What follows belongs to an exercise in optimizing a design on an open flow for small area; a production flow would make more cautious choices.
Function was checked by simulation only, so behaviour that the tests miss may differ from the original.
The series may have gaps, and a smaller design here may also do less where the tests do not look.
Power and IR drop assume default switching activity.

--- flow/run.sh ---
#!/bin/bash
# synth_recipe.tcl (not shown) runs the flow's synth.tcl, then flattens the netlist and writes it again
# the make line also repeats each setting of config.mk as NAME=value (left out here)
make -C /OpenROAD-flow-scripts/flow DESIGN_CONFIG=/design/flow/config.mk WORK_HOME=/design/flow/orfs CLKGATE_MAP_FILE= SYNTH_SCRIPT=/design/flow/synth_recipe.tcl finish
--- flow/config.mk ---
export PLATFORM = sky130hd
export DESIGN_NAME = goStickMan
export DESIGN_NICKNAME = goStickMan
export VERILOG_FILES = /design/flow/design.v
export SDC_FILE = /design/flow/constraint.sdc
export NUM_CORES = 8
export LEC_CHECK = 0
export CAP_MARGIN = 20
export CORE_MARGIN = 2
export CORE_UTILIZATION = 30
export SLEW_MARGIN = 20
export SYNTH_MEMORY_MAX_BITS = 1048576
--- flow/constraint.sdc ---
create_clock -name core_clock -period 20.0 [get_ports {clk}]
set_input_delay 4.0000 -clock core_clock [delete_from_list [all_inputs] [get_ports {clk}]]
set_output_delay 4.0000 -clock core_clock [all_outputs]
set_load 0.01 [all_outputs]
--- flow/design.v ---
module goStickMan(clk, resetn, go, up, down, plot, x, y, colour, HEX2, HEX1, HEX0);
  input clk;
  input resetn;
  input go, up, down;
  output reg plot;
  output reg [7:0] x;
  output reg [6:0] y;
  output [2:0] colour;
  output [6:0] HEX2, HEX1, HEX0;
  function [42:0] romH;
    input [9:0] i;
    case (i)
      10'd48: romH = 43'd267911169;
      10'd49: romH = 43'd134742178;
      10'd50: romH = 43'd143130786;
      10'd51: romH = 43'd143130786;
      10'd52: romH = 43'd260571298;
      10'd54: romH = 43'd267911458;
      10'd55: romH = 43'd134742178;
      10'd56: romH = 43'd134742178;
      10'd57: romH = 43'd134742178;
      10'd58: romH = 43'd267911330;
      10'd61: romH = 43'd234357154;
      10'd64: romH = 43'd150471074;
      10'd65: romH = 43'd143130786;
      10'd66: romH = 43'd143130786;
      10'd67: romH = 43'd143130786;
      10'd68: romH = 43'd260571298;
      10'd70: romH = 43'd524578;
      10'd71: romH = 43'd524434;
      10'd72: romH = 43'd267911314;
      10'd73: romH = 43'd524450;
      10'd74: romH = 43'd524434;
      10'd76: romH = 43'd267911442;
      10'd78: romH = 43'd267911458;
      10'd79: romH = 43'd134742178;
      10'd80: romH = 43'd134742178;
      10'd81: romH = 43'd134742178;
      10'd82: romH = 43'd134742178;
      10'd84: romH = 43'd267911458;
      10'd85: romH = 43'd20971682;
      10'd86: romH = 43'd35651740;
      10'd87: romH = 43'd68157598;
      10'd88: romH = 43'd134742176;
      10'd89: romH = 43'd8388770;
      10'd90: romH = 43'd8388762;
      10'd91: romH = 43'd8388762;
      10'd94: romH = 43'd267387290;
      10'd95: romH = 43'd524450;
      10'd96: romH = 43'd133169298;
      10'd97: romH = 43'd134217888;
      10'd98: romH = 43'd133169314;
      10'd99: romH = 43'd524448;
      10'd100: romH = 43'd267387026;
      10'd102: romH = 43'd266338594;
      10'd103: romH = 43'd17825954;
      10'd104: romH = 43'd17301660;
      10'd105: romH = 43'd17825948;
      10'd106: romH = 43'd266338460;
      10'd108: romH = 43'd267911458;
      10'd109: romH = 43'd524450;
      10'd110: romH = 43'd66060434;
      10'd111: romH = 43'd67109022;
      10'd112: romH = 43'd267911328;
      10'd138: romH = 43'd6597069766657;
      10'd139: romH = 43'd1649468768448;
      10'd140: romH = 43'd412619358396;
      10'd141: romH = 43'd103364960440;
      10'd142: romH = 43'd26315595956;
      10'd143: romH = 43'd8589418672;
      10'd144: romH = 43'd26852466860;
      10'd145: romH = 43'd6631455203504;
      10'd146: romH = 43'd1718020980928;
      10'd147: romH = 43'd412383969468;
      10'd268: romH = 43'd507905;
      10'd269: romH = 43'd8246857834640;
      10'd270: romH = 43'd541711671488;
      10'd271: romH = 43'd8589418680;
      10'd272: romH = 43'd6622848491692;
      10'd273: romH = 43'd2165184143552;
      10'd274: romH = 43'd537379004;
      10'd395: romH = 43'd1048577;
      10'd396: romH = 43'd19120276;
      10'd397: romH = 43'd44310684;
      10'd398: romH = 43'd77865118;
      10'd399: romH = 43'd8134816;
      10'd400: romH = 43'd77865112;
      10'd401: romH = 43'd44310688;
      10'd402: romH = 43'd19120286;
      10'd403: romH = 43'd1048732;
      10'd523: romH = 43'd549755813889;
      10'd524: romH = 43'd290984034490;
      10'd525: romH = 43'd1254667321528;
      10'd526: romH = 43'd2835215286460;
      10'd527: romH = 43'd4931159326910;
      10'd528: romH = 43'd636192030912;
      10'd529: romH = 43'd1185947844794;
      10'd530: romH = 43'd2283848859836;
      10'd531: romH = 43'd4466765988030;
      10'd702: romH = 43'd137376036865;
      10'd703: romH = 43'd68788684980;
      10'd704: romH = 43'd68788684980;
      10'd705: romH = 43'd68788750516;
      10'd706: romH = 43'd68788750516;
      10'd707: romH = 43'd68788750516;
      10'd708: romH = 43'd137375975604;
      10'd712: romH = 43'd17116946996;
      10'd713: romH = 43'd17179938990;
      10'd714: romH = 43'd34359806128;
      10'd715: romH = 43'd68719543474;
      10'd716: romH = 43'd34359806132;
      10'd717: romH = 43'd17179938994;
      10'd718: romH = 43'd17116946608;
      10'd722: romH = 43'd4190766;
      10'd723: romH = 43'd137371846806;
      10'd724: romH = 43'd70934071476;
      10'd725: romH = 43'd70936162484;
      10'd726: romH = 43'd70936166580;
      10'd727: romH = 43'd70936162484;
      10'd728: romH = 43'd70934071476;
      10'd729: romH = 43'd70934071476;
      10'd730: romH = 43'd4190388;
      10'd734: romH = 43'd137376037398;
      10'd735: romH = 43'd6511724724;
      10'd736: romH = 43'd10806692012;
      10'd737: romH = 43'd19396626606;
      10'd738: romH = 43'd36576495792;
      10'd739: romH = 43'd69929601202;
      10'd740: romH = 43'd69526948020;
      default: romH = 43'd0;
    endcase
  endfunction
  function [27:0] romS;
    input [4:0] i;
    case (i)
      5'd11: romS = 28'd23553;
      5'd12: romS = 28'd21640;
      5'd13: romS = 28'd29832;
      5'd15: romS = 28'd32008;
      5'd16: romS = 28'd17544;
      5'd17: romS = 28'd17544;
      5'd19: romS = 28'd32008;
      5'd20: romS = 28'd17544;
      5'd21: romS = 28'd31880;
      5'd23: romS = 28'd32008;
      5'd24: romS = 28'd13448;
      5'd25: romS = 28'd23686;
      5'd27: romS = 28'd32008;
      5'd28: romS = 28'd21640;
      5'd29: romS = 28'd21640;
      default: romS = 28'd0;
    endcase
  endfunction
  function [27:0] romD;
    input [8:0] i;
    case (i)
      9'd0: romD = 28'd133693441;
      9'd1: romD = 28'd134480032;
      9'd2: romD = 28'd134480034;
      9'd3: romD = 28'd134480034;
      9'd4: romD = 28'd133693602;
      9'd8: romD = 28'd133693441;
      9'd9: romD = 28'd134480032;
      9'd10: romD = 28'd134480034;
      9'd11: romD = 28'd134480034;
      9'd12: romD = 28'd133693602;
      9'd16: romD = 28'd133693441;
      9'd17: romD = 28'd134480032;
      9'd18: romD = 28'd134480034;
      9'd19: romD = 28'd134480034;
      9'd20: romD = 28'd133693602;
      9'd33: romD = 28'd134742017;
      9'd34: romD = 28'd268173474;
      9'd35: romD = 28'd134217890;
      9'd42: romD = 28'd268173313;
      9'd49: romD = 28'd134742017;
      9'd50: romD = 28'd268173474;
      9'd51: romD = 28'd134217890;
      9'd64: romD = 28'd201850881;
      9'd65: romD = 28'd168034466;
      9'd66: romD = 28'd151257250;
      9'd67: romD = 28'd142868642;
      9'd68: romD = 28'd209191074;
      9'd72: romD = 28'd201850881;
      9'd73: romD = 28'd168034466;
      9'd74: romD = 28'd151257250;
      9'd75: romD = 28'd142868642;
      9'd76: romD = 28'd209191074;
      9'd80: romD = 28'd201850881;
      9'd81: romD = 28'd168034466;
      9'd82: romD = 28'd151257250;
      9'd83: romD = 28'd142868642;
      9'd84: romD = 28'd209191074;
      9'd97: romD = 28'd262145;
      9'd98: romD = 28'd4194448;
      9'd104: romD = 28'd67633153;
      9'd105: romD = 28'd134480032;
      9'd106: romD = 28'd138674338;
      9'd107: romD = 28'd138674338;
      9'd108: romD = 28'd129499298;
      9'd112: romD = 28'd67633153;
      9'd113: romD = 28'd134480032;
      9'd114: romD = 28'd138674338;
      9'd115: romD = 28'd138674338;
      9'd116: romD = 28'd129499298;
      9'd128: romD = 28'd16515073;
      9'd129: romD = 28'd8388762;
      9'd130: romD = 28'd8388762;
      9'd131: romD = 28'd268173466;
      9'd132: romD = 28'd8388770;
      9'd136: romD = 28'd16515073;
      9'd137: romD = 28'd8388762;
      9'd138: romD = 28'd8388762;
      9'd139: romD = 28'd268173466;
      9'd140: romD = 28'd8388770;
      9'd144: romD = 28'd16515073;
      9'd145: romD = 28'd8388762;
      9'd146: romD = 28'd8388762;
      9'd147: romD = 28'd268173466;
      9'd148: romD = 28'd8388770;
      9'd160: romD = 28'd142344193;
      9'd161: romD = 28'd138674338;
      9'd162: romD = 28'd138674338;
      9'd163: romD = 28'd138674338;
      9'd164: romD = 28'd126091426;
      9'd168: romD = 28'd142344193;
      9'd169: romD = 28'd138674338;
      9'd170: romD = 28'd138674338;
      9'd171: romD = 28'd138674338;
      9'd172: romD = 28'd126091426;
      9'd176: romD = 28'd142344193;
      9'd177: romD = 28'd138674338;
      9'd178: romD = 28'd138674338;
      9'd179: romD = 28'd138674338;
      9'd180: romD = 28'd126091426;
      9'd192: romD = 28'd133693441;
      9'd193: romD = 28'd138674336;
      9'd194: romD = 28'd138674338;
      9'd195: romD = 28'd138674338;
      9'd196: romD = 28'd126353570;
      9'd200: romD = 28'd133693441;
      9'd201: romD = 28'd138674336;
      9'd202: romD = 28'd138674338;
      9'd203: romD = 28'd138674338;
      9'd204: romD = 28'd126353570;
      9'd208: romD = 28'd133693441;
      9'd209: romD = 28'd138674336;
      9'd210: romD = 28'd138674338;
      9'd211: romD = 28'd138674338;
      9'd212: romD = 28'd126353570;
      9'd224: romD = 28'd786433;
      9'd225: romD = 28'd262290;
      9'd226: romD = 28'd260309136;
      9'd227: romD = 28'd4456610;
      9'd228: romD = 28'd3932312;
      9'd232: romD = 28'd786433;
      9'd233: romD = 28'd262290;
      9'd234: romD = 28'd260309136;
      9'd235: romD = 28'd4456610;
      9'd236: romD = 28'd3932312;
      9'd240: romD = 28'd786433;
      9'd241: romD = 28'd262290;
      9'd242: romD = 28'd260309136;
      9'd243: romD = 28'd4456610;
      9'd244: romD = 28'd3932312;
      9'd256: romD = 28'd129499137;
      9'd257: romD = 28'd138674336;
      9'd258: romD = 28'd138674338;
      9'd259: romD = 28'd138674338;
      9'd260: romD = 28'd129499298;
      9'd264: romD = 28'd129499137;
      9'd265: romD = 28'd138674336;
      9'd266: romD = 28'd138674338;
      9'd267: romD = 28'd138674338;
      9'd268: romD = 28'd129499298;
      9'd272: romD = 28'd129499137;
      9'd273: romD = 28'd138674336;
      9'd274: romD = 28'd138674338;
      9'd275: romD = 28'd138674338;
      9'd276: romD = 28'd129499298;
      9'd288: romD = 28'd74973185;
      9'd289: romD = 28'd142868640;
      9'd290: romD = 28'd142868642;
      9'd291: romD = 28'd142868642;
      9'd292: romD = 28'd133693602;
      9'd296: romD = 28'd74973185;
      9'd297: romD = 28'd142868640;
      9'd298: romD = 28'd142868642;
      9'd299: romD = 28'd142868642;
      9'd300: romD = 28'd133693602;
      9'd304: romD = 28'd74973185;
      9'd305: romD = 28'd142868640;
      9'd306: romD = 28'd142868642;
      9'd307: romD = 28'd142868642;
      9'd308: romD = 28'd133693602;
      default: romD = 28'd0;
    endcase
  endfunction
  function [8:0] digstart;
    input [3:0] i;
    case (i)
      4'd0: digstart = 9'd5;
      4'd1: digstart = 9'd165;
      4'd2: digstart = 9'd93;
      4'd3: digstart = 9'd144;
      4'd4: digstart = 9'd13;
      4'd5: digstart = 9'd9;
      4'd6: digstart = 9'd5;
      4'd7: digstart = 9'd161;
      4'd8: digstart = 9'd290;
      4'd9: digstart = 9'd5;
      default: digstart = 9'd0;
    endcase
  endfunction
  function [6:0] digfirst;
    input [3:0] i;
    case (i)
      4'd0: digfirst = 7'd72;
      4'd1: digfirst = 7'd57;
      4'd2: digfirst = 7'd73;
      4'd3: digfirst = 7'd72;
      4'd4: digfirst = 7'd69;
      4'd5: digfirst = 7'd72;
      4'd6: digfirst = 7'd72;
      4'd7: digfirst = 7'd67;
      4'd8: digfirst = 7'd72;
      4'd9: digfirst = 7'd72;
      default: digfirst = 7'd0;
    endcase
  endfunction
  localparam P_W = 3'd0, P_R1 = 3'd1, P_R2 = 3'd2, P_J = 3'd3, P_S = 3'd4, P_E = 3'd5;
  localparam PH_PRE = 2'd0, PH_DRAW = 2'd1, PH_PCLR = 2'd3, PH_CLR = 2'd2;
  reg [2:0] pose;
  reg [1:0] ph;
  reg hold;
  reg [3:0] seg;      
  reg [1:0] pass;     
  reg [9:0] j;        
  reg [11:0] score;
  reg [4:0] b;        
  reg [3:0] fl;       
  reg [3:0] lfsr;
  assign colour = {3{ph[0]}};
  wire game = (pose == P_R1) | (pose == P_R2) | (pose == P_J) | (pose == P_S);
  wire active = (ph == PH_DRAW || ph == PH_CLR) && !hold;
  wire low = (seg[3:2] == 2'b00);                  
  wire [6:0] base = low ? 7'd7 : 7'd47;
  wire [5:0] yr = y - base;
  function [3:0] nib; input [1:0] s; input [11:0] sc;
    nib = (s == 2'd1) ? sc[3:0] : (s == 2'd2) ? sc[7:4] : sc[11:8];
  endfunction
  function [2:0] dbase; input [1:0] s;   
    dbase = (s == 2'd1) ? 3'd0 : (s == 2'd2) ? 3'd2 : 3'd4;
  endfunction
  function [7:0] dbx; input [1:0] s;
    dbx = (s == 2'd1) ? 8'd152 : (s == 2'd2) ? 8'd146 : 8'd140;
  endfunction
  wire [3:0] dcur = nib(seg[1:0], score);
  wire [2:0] col = x[2:0] - dbase(seg[1:0]);
  reg [42:0] t;
  always @(*) begin
    if (!low) t = romH({pose, x[6:0]});
    else if (seg[1:0] == 2'd0) t = {15'd0, romS(x[4:0])};
    else t = {15'd0, romD({dcur, pass, col})};
  end
  wire [32:0] m = t[42:10];
  wire [2:0] dxn = t[9:7];
  wire [5:0] ytn = t[6:1];
  wire last = t[0];
  reg [32:0] lm;
  integer k;
  always @(*) for (k = 0; k < 33; k = k + 1) lm[k] = (k < yr);
  wire [32:0] below = m & lm;
  wire any = |below;
  reg [5:0] rn;
  always @(*) begin
    rn = 6'd0;
    for (k = 0; k < 33; k = k + 1) if (below[k]) rn = k;
  end
  wire end_scan = !any & last;
  wire [6:0] sy = base + (any ? rn : ytn);
  wire [7:0] sx = any ? x : x - {5'd0, dxn};
  wire [1:0] bj = 2'd0 - seg[1:0];                  
  wire col_end = (x[2:0] == {b[1:0], 1'b0});
  wire row_end = (y[3:0] == (fl[bj] ? 4'd8 : 4'd1));
  wire blkseg = (seg >= 4'd5) && (seg <= 4'd8);
  wire wrap = low && (seg[1:0] != 2'd0) && (pass != 2'd2);
  wire seg_end = (seg >= 4'd9) || (blkseg ? (col_end & row_end) : (end_scan & !wrap));
  wire frame_end = (seg == 4'd4 && pose == P_W && x == 8'd48 && y == 7'd57) ||
                   (seg == 4'd4 && pose == P_E && x == 8'd62 && y == 7'd49) ||
                   (seg == 4'd8 && row_end && x[2:0] == {b[1:0], 1'b1});
  wire [3:0] nseg = (seg == 4'd9) ? 4'd0 : (seg == 4'd10) ? 4'd4 : seg + 4'd1;
  wire [3:0] dnext = nib(nseg[1:0], score);
  wire [8:0] ds = digstart(dnext);
  wire [6:0] df = digfirst(dcur);
  wire [1:0] nbj = 2'd0 - nseg[1:0];
  reg [7:0] nx; reg [6:0] ny; reg [1:0] npass;
  always @(*) begin
    npass = pass;
    if (seg_end) begin
      case (nseg)
        4'd0: begin nx = 8'd157; ny = 7'd11; end
        4'd1, 4'd2, 4'd3: begin nx = dbx(nseg[1:0]) + ds[8:6]; ny = 7'd15 + ds[5:2]; npass = ds[1:0]; end
        4'd4:
          case (pose)
            P_W: begin nx = 8'd112; ny = 7'd64; end
            P_R1: begin nx = 8'd19; ny = 7'd75; end
            P_R2: begin nx = 8'd18; ny = 7'd66; end
            P_J: begin nx = 8'd19; ny = 7'd57; end
            P_S: begin nx = 8'd19; ny = 7'd79; end
            default: begin nx = 8'd100; ny = 7'd73; end
          endcase
        4'd5: begin nx = {b, 1'b0} + 8'd124; ny = fl[3] ? 7'd54 : 7'd79; end
        default: begin nx = x - 8'd36; ny = fl[nbj] ? 7'd54 : 7'd79; end
      endcase
    end else if (blkseg) begin
      if (col_end) begin nx = x + 8'd4; ny = y - 7'd1; end
      else begin nx = x - 8'd1; ny = y; end
    end else if (end_scan) begin  
      npass = pass + 2'd1;
      if (pass == 2'd0) begin nx = dbx(seg[1:0]) + 8'd1; ny = 7'd24; end
      else begin nx = dbx(seg[1:0]) + df[6:4]; ny = 7'd15 + df[3:0]; end
    end else begin nx = sx; ny = sy; end
  end
  wire collide = game & (ph == PH_CLR) & (b >= 5'd4) & (b <= 5'd9) & (fl[0] ? (pose != P_S) : (pose != P_J));
  reg [2:0] npose; reg [1:0] nph; reg nhold; reg [3:0] nsg; reg [9:0] nj;
  always @(*) begin
    npose = pose; nph = ph; nhold = hold; nj = 10'd0;
    nsg = (active && seg_end) ? nseg : seg;
    case (ph)
      PH_PRE: begin nph = PH_DRAW; nsg = (pose == P_W) ? 4'd10 : 4'd9; nhold = 1'b0; end
      PH_DRAW: begin
        if (pose == P_W) begin
          if (hold) begin
            nj = j + 10'd1;
            if (j == 10'd213) begin
              nj = 10'd0;
              if (go) begin nph = PH_PCLR; nhold = 1'b0; end
            end
          end else if (frame_end) begin
            if (go) nph = PH_PCLR;
            else nhold = 1'b1;
          end
        end else if (frame_end) nph = PH_PCLR;
      end
      PH_PCLR: begin
        nsg = (pose == P_W) ? 4'd10 : 4'd9;
        if (pose == P_W) begin if (!go) nph = PH_CLR; end
        else if (pose == P_E) begin if (go) nph = PH_CLR; end
        else begin
          nj = j + 10'd1;
          if (j == 10'd600) nph = PH_CLR;
        end
      end
      default: begin  
        if (pose == P_E) begin
          if (hold) begin
            nj = j + 10'd1;
            if (j == 10'd365) begin
              nj = 10'd0;
              if (!go) begin npose = P_W; nph = PH_PRE; nhold = 1'b0; end
            end
          end else if (frame_end) begin
            if (!go) begin npose = P_W; nph = PH_PRE; end
            else nhold = 1'b1;
          end
        end else if (frame_end) begin
          nph = PH_PRE;
          if (pose == P_W) npose = P_R1;
          else if (collide) npose = P_E;
          else if (up) npose = P_J;
          else if (down) npose = P_S;
          else if (pose == P_R1) npose = P_R2;
          else npose = P_R1;
        end
      end
    endcase
  end
  always @(posedge clk) begin
    if (!resetn) begin
      pose <= P_W; ph <= PH_PRE;
    end else begin
      pose <= npose; ph <= nph;
    end
    hold <= nhold; seg <= nsg; j <= nj;
    if (active) begin x <= nx; y <= ny; pass <= npass; end
  end
  always @(posedge clk) begin
    if (!resetn) plot <= 1'b0;
    else plot <= (ph == PH_DRAW) | (ph == PH_CLR) | (ph == PH_PCLR && pose == P_W);
  end
  wire score_inc = game & (ph == PH_CLR) & frame_end & !collide & (b < 5'd3);
  always @(posedge clk) begin
    if (!resetn || (pose == P_W && ph == PH_DRAW)) score <= 12'd0;
    else if (score_inc) begin
      score[3:0] <= score[3:0] + 4'd1;
      if (score[3:0] == 4'd9) begin score[7:4] <= score[7:4] + 4'd1; score[3:0] <= 4'd0; end
      if (score[7:4] == 4'd9) begin score[7:4] <= 4'd0; score[11:8] <= score[11:8] + 4'd1; end
      if (score[11:8] == 4'd9) score[11:8] <= 4'd0;
    end
  end
  wire brst = !resetn || (pose == P_W && (ph == PH_PRE || ph == PH_DRAW));
  always @(posedge clk) begin
    if (brst) begin
      b <= 5'd25; fl <= 4'b1010; lfsr <= 4'd0;
    end else begin
      lfsr <= {lfsr[2:0], ~(lfsr[3] ^ lfsr[2])};
      if (game && ph == PH_PRE) begin
        if (b < 5'd3) begin b <= b + 5'd17; fl <= {lfsr[0], fl[3:1]}; end
        else b <= b - 5'd3;
      end
    end
  end
  hexd H2(score[11:8], HEX2);
  hexd H1(score[7:4], HEX1);
  hexd H0(score[3:0], HEX0);
endmodule
module hexd(input [3:0] in, output [6:0] out);
    assign out[0] = (~in[3] & ~in[2] & ~in[1] & in[0]) | (~in[3] & in[2] & ~in[1] & ~in[0]) | (in[3] & ~in[2] & in[1] & in[0]) | (in[3] & in[2] & ~in[1] & in[0]);
    assign out[1] = (~in[3] & in[2] & (in[1] ^ in[0]) ) | (in[3] & in[2] & (in[1] | ~in[0])) | (in[3] & in[1] & in[0]);
    assign out[2] = (in[3] & in[2] & (in[1] | ~in[0]))  |   (~(in[3] ^ in[2]) & in[1] & ~in[0]);
    assign out[3] =  (~in[2] & ~in[1] & in[0]) | (~in[3] & in[2] & ~(in[1] ^ in[0])) |(in[2] & in[1] & in[0]) | (in[3] & ~in[2] & (in[1] ^ in[0]));
    assign out[4] =  (~in[3] & in[0]) | (~in[3] & in[2] & ~in[1] & ~in[0]) | (in[3] & ~in[2] & ~in[1] & in[0]);
    assign out[5] =  (~in[3] & ~in[2] & (in[1] | in[0])) |  (~ in[3] & in[1] & in[0]) | (~(in[3] ^ in[2] ) & ~in[1] & in[0]);
    assign out[6] = (~in[3] & ~in[2] & ~in[1]) | (~in[3] & in[2] & in[1] & in[0]) | (in[3] & in[2] & ~in[1] & ~in[0]);
endmodule
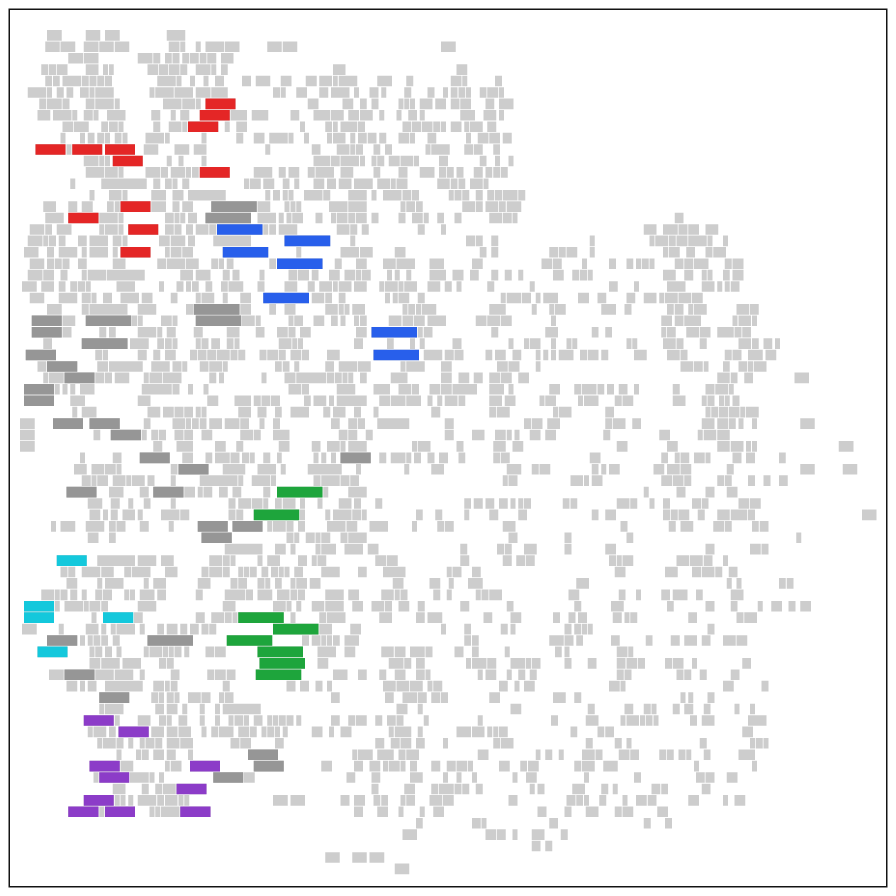
*Sequential cells grouped by signal name, run 1*
Other sequential cells in the stronger gray, the rest of the logic in the fainter gray.
`score`: in red, sequential cells 12, where north-west. `y`: in blue, sequential cells 7. `x`: in green, sequential cells 8. `b`: in cyan, sequential cells 5. `j`: in purple, sequential cells 10, where south-west.

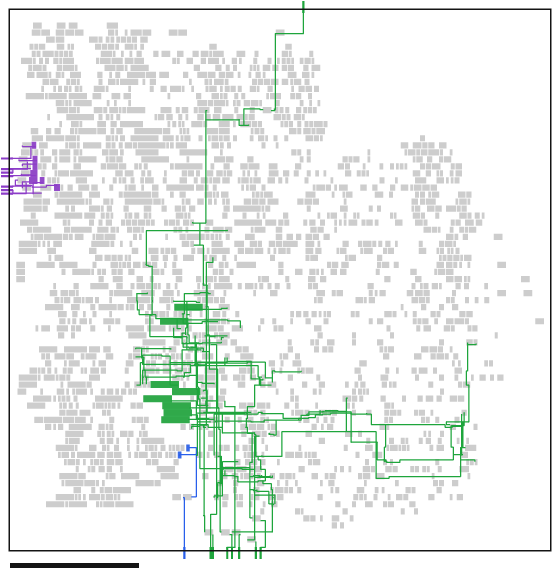
*Port wiring, run 1*
Scale bar: 50 µm.
`HEX1`: in purple, direction output, edge west, end cells 7, buffers 7, wire 127 µm. `down`: in blue, direction input, edge south, end cells 2, buffers 1, wire 51.3 µm. `x`: in green, direction output, edge 7 south, 1 north, end cells 8, buffers 11, wire 2,270 µm.

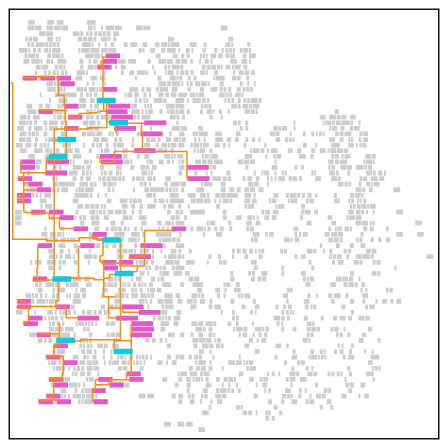
*Clock network drawn from the DEF, run 1*
clock wires: in orange, length 1,170 µm. clock drivers: in cyan, count 9. flip-flops: in magenta, count 73.
There are 10 routed clock nets.

[run 1: logic make-up (layout without fill, tap and decap cells)]
group | Yosys count | in the layout
flops | 73 | 73
mux | 29 | 29
fa+ha+maj | 88 | 88
simple gates | 779 | 779
buf+inv | 190 | 157
xor+xnor | 55 | 55
compound gates | 623 | 623
[run 1: stage by stage]
stage | instances | area [µm²] | utilization | hold WS (ns) | worst slack (ns)
detailed placement | 2320 | 13400 | 0.325 | 0.419 | 12.53
floorplan | 1837 | 12600 | - | 0.406 | 14.10
global route | 2336 | 13700 | 0.332 | 0.461 | 11.87
global placement | 2320 | 13400 | 0.325 | 0.418 | 12.69
finish | 2336 | 13700 | 0.332 | 0.438 | 12.28
CTS | 2336 | 13700 | 0.332 | 0.439 | 12.47
[run 1: power by group]
part           switching (µW)  total, µW  leakage [µW]  internal (µW)
Sequential               87.2        306      0.000623            219
Clock                    66.1        165      0.000152           99.2
Combinational            1480       2200       0.00426            722
Total                    1630       2670       0.00503           1040
==> results.json, run 1 <==
{
  "outcome": "finished clean",
  "cts_buffers": 9,
  "arrival_ns": 7.98,
  "buffer_area_frac": 0.0487,
  "wl_per_cell_um": 26.8,
  "grt_use_met1": 0.368,
  "area_growth_pct": 8.73,
  "drt_iter0_drc": 2319,
  "crit_chain": "or2_2 -> inv_1 -> ha_1 -> and4_1 -> o22ai_1 -> nand2_1 -> nand2_2 -> a21oi_1 -> nor3_1 -> or4_1 -> nor4bb_1 -> buf_4 -> and3_1 -> nor2_2 -> nor2_1 -> o31ai_2 -> ha_1 -> inv_1 -> nor3_1 -> a21oi_1 -> o221ai_1",
  "start_kind": "flip-flop",
  "multi_input_area_share": 0.739,
  "yosys.area_share.simple": 0.316,
  "h-tree-depth": 3,
  "postCtsHoldBufs": 0,
  "die_w_um": 209,
  "grt_pass1_wl_um": 92200,
  "yosysMostFrequentCell": "nor2_1",
  "final_common_cell": "nor2_1",
  "min_path_type": "reg2reg",
  "setup_viol_count_final": 0,
  "whs_path_depth": 1,
  "seq_area_frac": 0.123,
  "cts_tree": "yes",
  "gr-usage-all-layers": 0.276,
  "yosysTopAreaCell": "ha_1",
  "whs_endpoint": "lfsr[2]$_SDFF_PP0_",
  "grt_max_degree": 42,
  "relSlewSlack": 0.218,
  "endpoint_kind": "flip-flop",
  "crit_type": "reg2reg",
  "synth_ff_type": "dfxtp_1",
  "clk_latency_ns": 0.35,
  "syn_avg_cell_area_um2": 6.84,
  "syn-num-nets": 1929,
  "hpwl_um": 48300,
  "multi_input_cells": 1574,
  "grt_overflow_total": 0,
  "fin_crit_ns": 7.72,
  "holdCritStartpoint": "lfsr[1]$_SDFF_PP0_",
  "cts_setup_buffers": 0,
  "synth_area_um2": 12600,
  "crit_start": "seg[2]$_SDFFCE_PP0P_",
  "yosys_warnings": 1,
  "grt_antenna_before_repair": 0,
  "cts-root-buf": "clkbuf_16",
  "tns_ns": 0,
  "top_layer_used": "met4",
  "most-common-layout-cells": "nor2_1 (186), nand2_1 (175), a21oi_1 (134)",
  "synth_top_family_by_area": "compound AO/OA/AOI/OAI gates",
  "critical_path.max_fanout": 28,
  "drc": 0,
  "synth_compound_area_frac": 0.333,
  "io_buffers": 44,
  "diodes": 0,
  "buffers_excl_clock": 74,
  "synth_common_cells": "nor2_1 (187), nand2_1 (175), a21oi_1 (134)",
  "synth_fa_ha_area_frac": 0.0892,
  "reg2reg_from": "seg[2]$_SDFFCE_PP0P_",
  "regArea_um2": 1680,
  "die_h_um": 209,
  "vias_per_cell": 6.58,
  "drtPass1Iterations": 6,
  "cpPeakStageDelay_ns": 0.80,
  "n_tap_cell": 532,
  "rsz0062_at_grt": "false",
  "drv_cap": 0,
  "wl_met2_um": 27800,
  "leakage_uw": 0.00503,
  "max_slew.worst_pin.slew_ns": 1.14,
  "gp_congestion": 1.04,
  "numClockSinks": 73,
  "power_density_nw_per_um2": 196,
  "synth.area.mux_share": 0.0247,
  "met3_wirelength_um": 5790,
  "power.total_uw": 2670,
  "cp.required_ns": 20.26,
  "drtAntennaViolNets": 0,
  "use_met3": 0.0359,
  "io_pins": 45,
  "synthTopCellsByArea": "ha_1 (8.4%), dfxtp_1 (8.1%), nor2_1 (5.6%)",
  "seq_area_frac_synth": 0.134,
  "grt_util_met2": 0.439,
  "peakVddDrop_v": 0.000105,
  "post-route-period-util": 0.386,
  "rrSetupSlack_ns": 12.28,
  "clk_pin_slew_ns": 0.07,
  "rows": 74,
  "fin_skew_ns": 0.0161,
  "multiInputGateArea_um2": 10100,
  "initial_core_util": 0.306,
  "largest_class": "multi-input combinational cells",
  "hold_violations": 0,
  "vias": 15368,
  "netlist_instances": 1837,
  "async_reset_ff_frac": 0,
  "drive_above_1_share": 0.0582,
  "yosysTopAreaCellShare": 0.0836,
  "num-fill-cells": 4521,
  "clock_path_buffers": 2,
  "synthXorXnorAreaFrac": 0.0394,
  "crit_cells": 21,
  "die-area_um2": 43500,
  "clock_area_frac": 0.0216,
  "yosysUniqueCellTypes": 112,
  "grt_pass1_vias": 14162,
  "cts_resized": 0,
  "finalMaxSlewViolations": 0,
  "design.seq.count": 73,
  "drt-total-wl_um": 62500,
  "clkbuf_count": 10,
  "busiest_layer": "met2",
  "fmax_mhz": 130,
  "inverters": 67,
  "path_buf_inv": 3,
  "synth_edf_count": 22,
  "rr_worst_depth": 21,
  "synth-seq-cells": 73,
  "wl_met1_um": 25600,
  "nNetsFinal": 1891,
  "worst_path_max_delay_cell": "nor2_2",
  "crit_family": "simple AND/OR/NAND/NOR gates",
  "core_um2": 41100
}
## Run 2: large edit since run 1, in outline
flow/design.v: 526 -> 873 lines; modules unchanged: 0
  goStickMan: edited, 517 -> 873 lines
  removed: hexd
--- a/flow/config.mk
+++ b/flow/config.mk
@@ -6,7 +6,7 @@
 export NUM_CORES = 8
 export LEC_CHECK = 0
+export ABC_AREA = 1
 export CAP_MARGIN = 20
 export CORE_MARGIN = 2
 export CORE_UTILIZATION = 30
 export SLEW_MARGIN = 20
-export SYNTH_MEMORY_MAX_BITS = 1048576
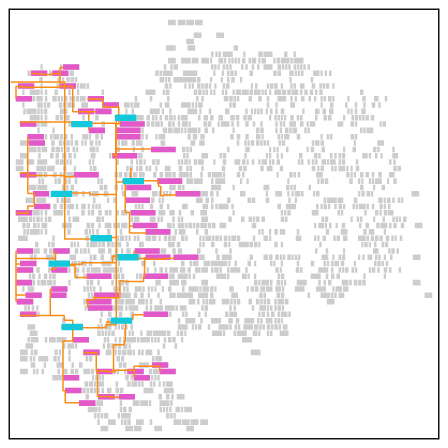
*Clock network drawn from the DEF, run 2*
flip-flops: in magenta, count 63. clock drivers: in cyan, count 9. clock wires: in orange, length 961 µm.
There are 10 routed clock nets.

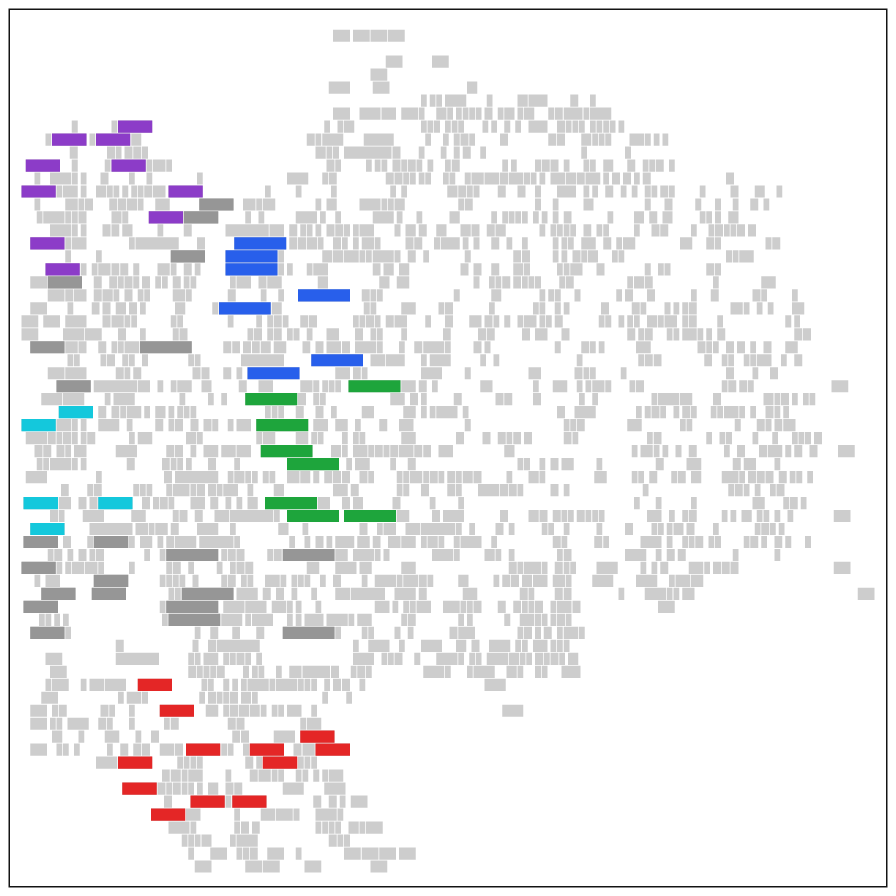
*Sequential cells grouped by signal name, run 2*
Other sequential cells in the stronger gray, the rest of the logic in the fainter gray.
`y`: in blue, sequential cells 7. `x`: in green, sequential cells 8. `j`: in purple, sequential cells 10, where north-west. `score`: in red, sequential cells 12, where south-west. `b`: in cyan, sequential cells 5, where west.
Another 21 sequential cells are not colored.
P_seq: 231 µW
Sequential Area: 1480 µm²
fin util: 0.332

==> run 2 against run 1 <==
Against the previous run: design area fell by 23%; via count fell by 24%; first-iteration DRC count fell by 38%; combinational power fell by about 30%; setup slack improved by 1.7 ns; sequential power fell by 25%; synthesized cell count fell by 11%; wire length fell by 36%; fmax rose by 29%; largest power group unchanged.
==> results.json, run 2 <==
{
  "outcome": "finished clean",
  "core_um2": 31600,
  "max_slew.worst_pin.slew_ns": 1.20,
  "syn_avg_cell_area_um2": 5.94,
  "setup_viol_count_final": 0,
  "power_density_nw_per_um2": 183,
  "critical_path.max_fanout": 9,
  "drv_cap": 0,
  "holdWs_ns": 0.411,
  "stdcell_area_um2": 10500,
  "nNetsFinal": 1695,
  "yosysMostFrequentCell": "nand2_1",
  "power.total_uw": 1920,
  "fin_skew_ns": 0.00601,
  "relSlewSlack": 0.193,
  "vias": 11627,
  "numClockSinks": 63,
  "yosysTopAreaCellShare": 0.145,
  "grt_overflow_total": 0,
  "drt-total-wl_um": 40100,
  "clock_path_buffers": 2,
  "synth_common_cells": "nand2_1 (373), inv_1 (212), nor2_1 (192)",
  "whs_path_depth": 2,
  "path_buf_inv": 2,
  "die_h_um": 184,
  "grt_max_degree": 48,
  "tns_ns": 0,
  "die-area_um2": 33700,
  "top_layer_used": "met4",
  "grt_use_met1": 0.305,
  "die_w_um": 184,
  "endpoint_kind": "output pin",
  "cts_setup_buffers": 0,
  "synthTopCellsByArea": "nand2_1 (14%), ha_1 (9.2%), dfxtp_1 (8.5%)",
  "drive_above_1_share": 0.0561,
  "use_met3": 0.0430,
  "worst_path_max_delay_cell": "clkdlybuf4s50_1",
  "synth_area_um2": 9670,
  "num-fill-cells": 3493,
  "start_kind": "flip-flop",
  "synth_edf_count": 22,
  "finalMaxSlewViolations": 0,
  "drt_iter0_drc": 1438,
  "min_path_type": "reg2reg",
  "crit_family": "buffers and inverters",
  "post-route-period-util": 0.300,
  "clk_pin_slew_ns": 0.05,
  "drtAntennaViolNets": 0,
  "crit_chain": "inv_1 -> o311ai_0 -> clkdlybuf4s50_1",
  "cts-root-buf": "clkbuf_16",
  "rr_worst_depth": 24,
  "yosys_warnings": 1,
  "gp_congestion": 1.08,
  "rsz0062_at_grt": "false",
  "fmax_mhz": 167,
  "wl_met2_um": 17600,
  "pre_cts_slack_ns": 14.33,
  "initial_core_util": 0.306,
  "vias_per_cell": 5.74,
  "grt_pass1_wl_um": 61000,
  "busiest_layer": "met2",
  "peakVddDrop_v": 0.0000619,
  "final_common_cell": "nand2_1",
  "setup_slack_ns": 14.00,
  "cts_tree": "yes",
  "cpPeakStageDelay_ns": 0.61,
  "wl_per_cell_um": 19.8,
  "io_buffers": 44,
  "leakage_uw": 0.00478,
  "gr-usage-all-layers": 0.233,
  "whs_endpoint": "lfsr[2]$_SDFF_PP0_",
  "yosysTopAreaCell": "nand2_1",
  "seq_area_frac_synth": 0.153,
  "met3_wirelength_um": 3800,
  "most-common-layout-cells": "nand2_1 (373), inv_1 (212), nor2_1 (192)",
  "crit_start": "score[4]$_SDFFE_PP0P_",
  "synth_ff_type": "dfxtp_1",
  "rows": 65,
  "wl_met1_um": 16800,
  "dpl_cell_area_um2": 10200,
  "rrSetupSlack_ns": 14.25,
  "reg2reg_from": "x[0]$_DFFE_PP_",
  "drtPass1Iterations": 6,
  "grt_util_met2": 0.368,
  "io_pins": 45,
  "dp_cells": 2007,
  "synth-seq-cells": 63,
  "crit_cells": 3,
  "fin_cells": 2024,
  "postCtsHoldBufs": 0,
  "crit_type": "reg2out",
  "grt_pass1_vias": 10669,
  "area_growth_pct": 8.64,
  "yosysUniqueCellTypes": 66,
  "clk_latency_ns": 0.34,
  "arrival_ns": 2.00
}
-- run 2: changes by cell type in the layout (fill, tap and decap cells not counted), sizes merged, moves of 24 or more --
cell,before,now
nand2b,24,0
nor3,85,42
a211oi,37,8
a21oi,137,113
nand2,177,382
inv,64,235
xnor2,36,4
-- run 2: cell families (layout without fill, tap and decap cells) --
kind of cell    after synthesis  in the layout  share of synthesized area
other cells                   0              1                          0
flops                        63             63                      0.153
xor+xnor                     33             33                     0.0318
buf+inv                     313            307                      0.138
fa+ha+maj                    74             74                     0.0981
compound gates              397            397                      0.250
simple gates                747            747                      0.328
-- run 2: cell type report --
cell class / count / area, µm² / share of cell area
clock inverter: 5 / 25.0 / 0.00238
sequential: 63 / 1480 / 0.141
clock buffer: 11 / 233 / 0.0221
tap: 402 / 503 / 0.0479
multi-input combinational: 1251 / 6860 / 0.653
antenna: 1 / 2.50 / 0.000238
timing repair buffer: 53 / 508 / 0.0483
inverter: 238 / 896 / 0.0853
-- run 2: where the power goes --
group	leakage [µW]	internal (µW)	switching, µW
clock network	0.000133	82.6	55.7
logic	0.00411	473	1080
registers	0.000539	183	47.7
total	0.00478	739	1180

[re-timing with driven ports]
Ports are ideal in the flow. The routed layouts listed here were re-timed in OpenROAD.
Step 1: set_driving_cell puts a clkbuf_16 on clk and a buf_2 on each other input, an assumption about the parent block.
Step 2 times the ports against the registers' clock, not the clock port: input delays grow and output delays shrink by t, the midpoint of the rising clock arrivals with the driver on.
a / b / c = ideal ports / drivers / drivers and shift; a / b = the first two.
run | t (ns) | setup WS [ns] | cell pins on the clock port's net
run 1 | 0.384 | 12.281 / 12.281 / 12.281 | 1
run 2 | 0.377 | 13.999 / 13.956 / 14.250 | 1
After both steps setup and hold are still met in every run listed.
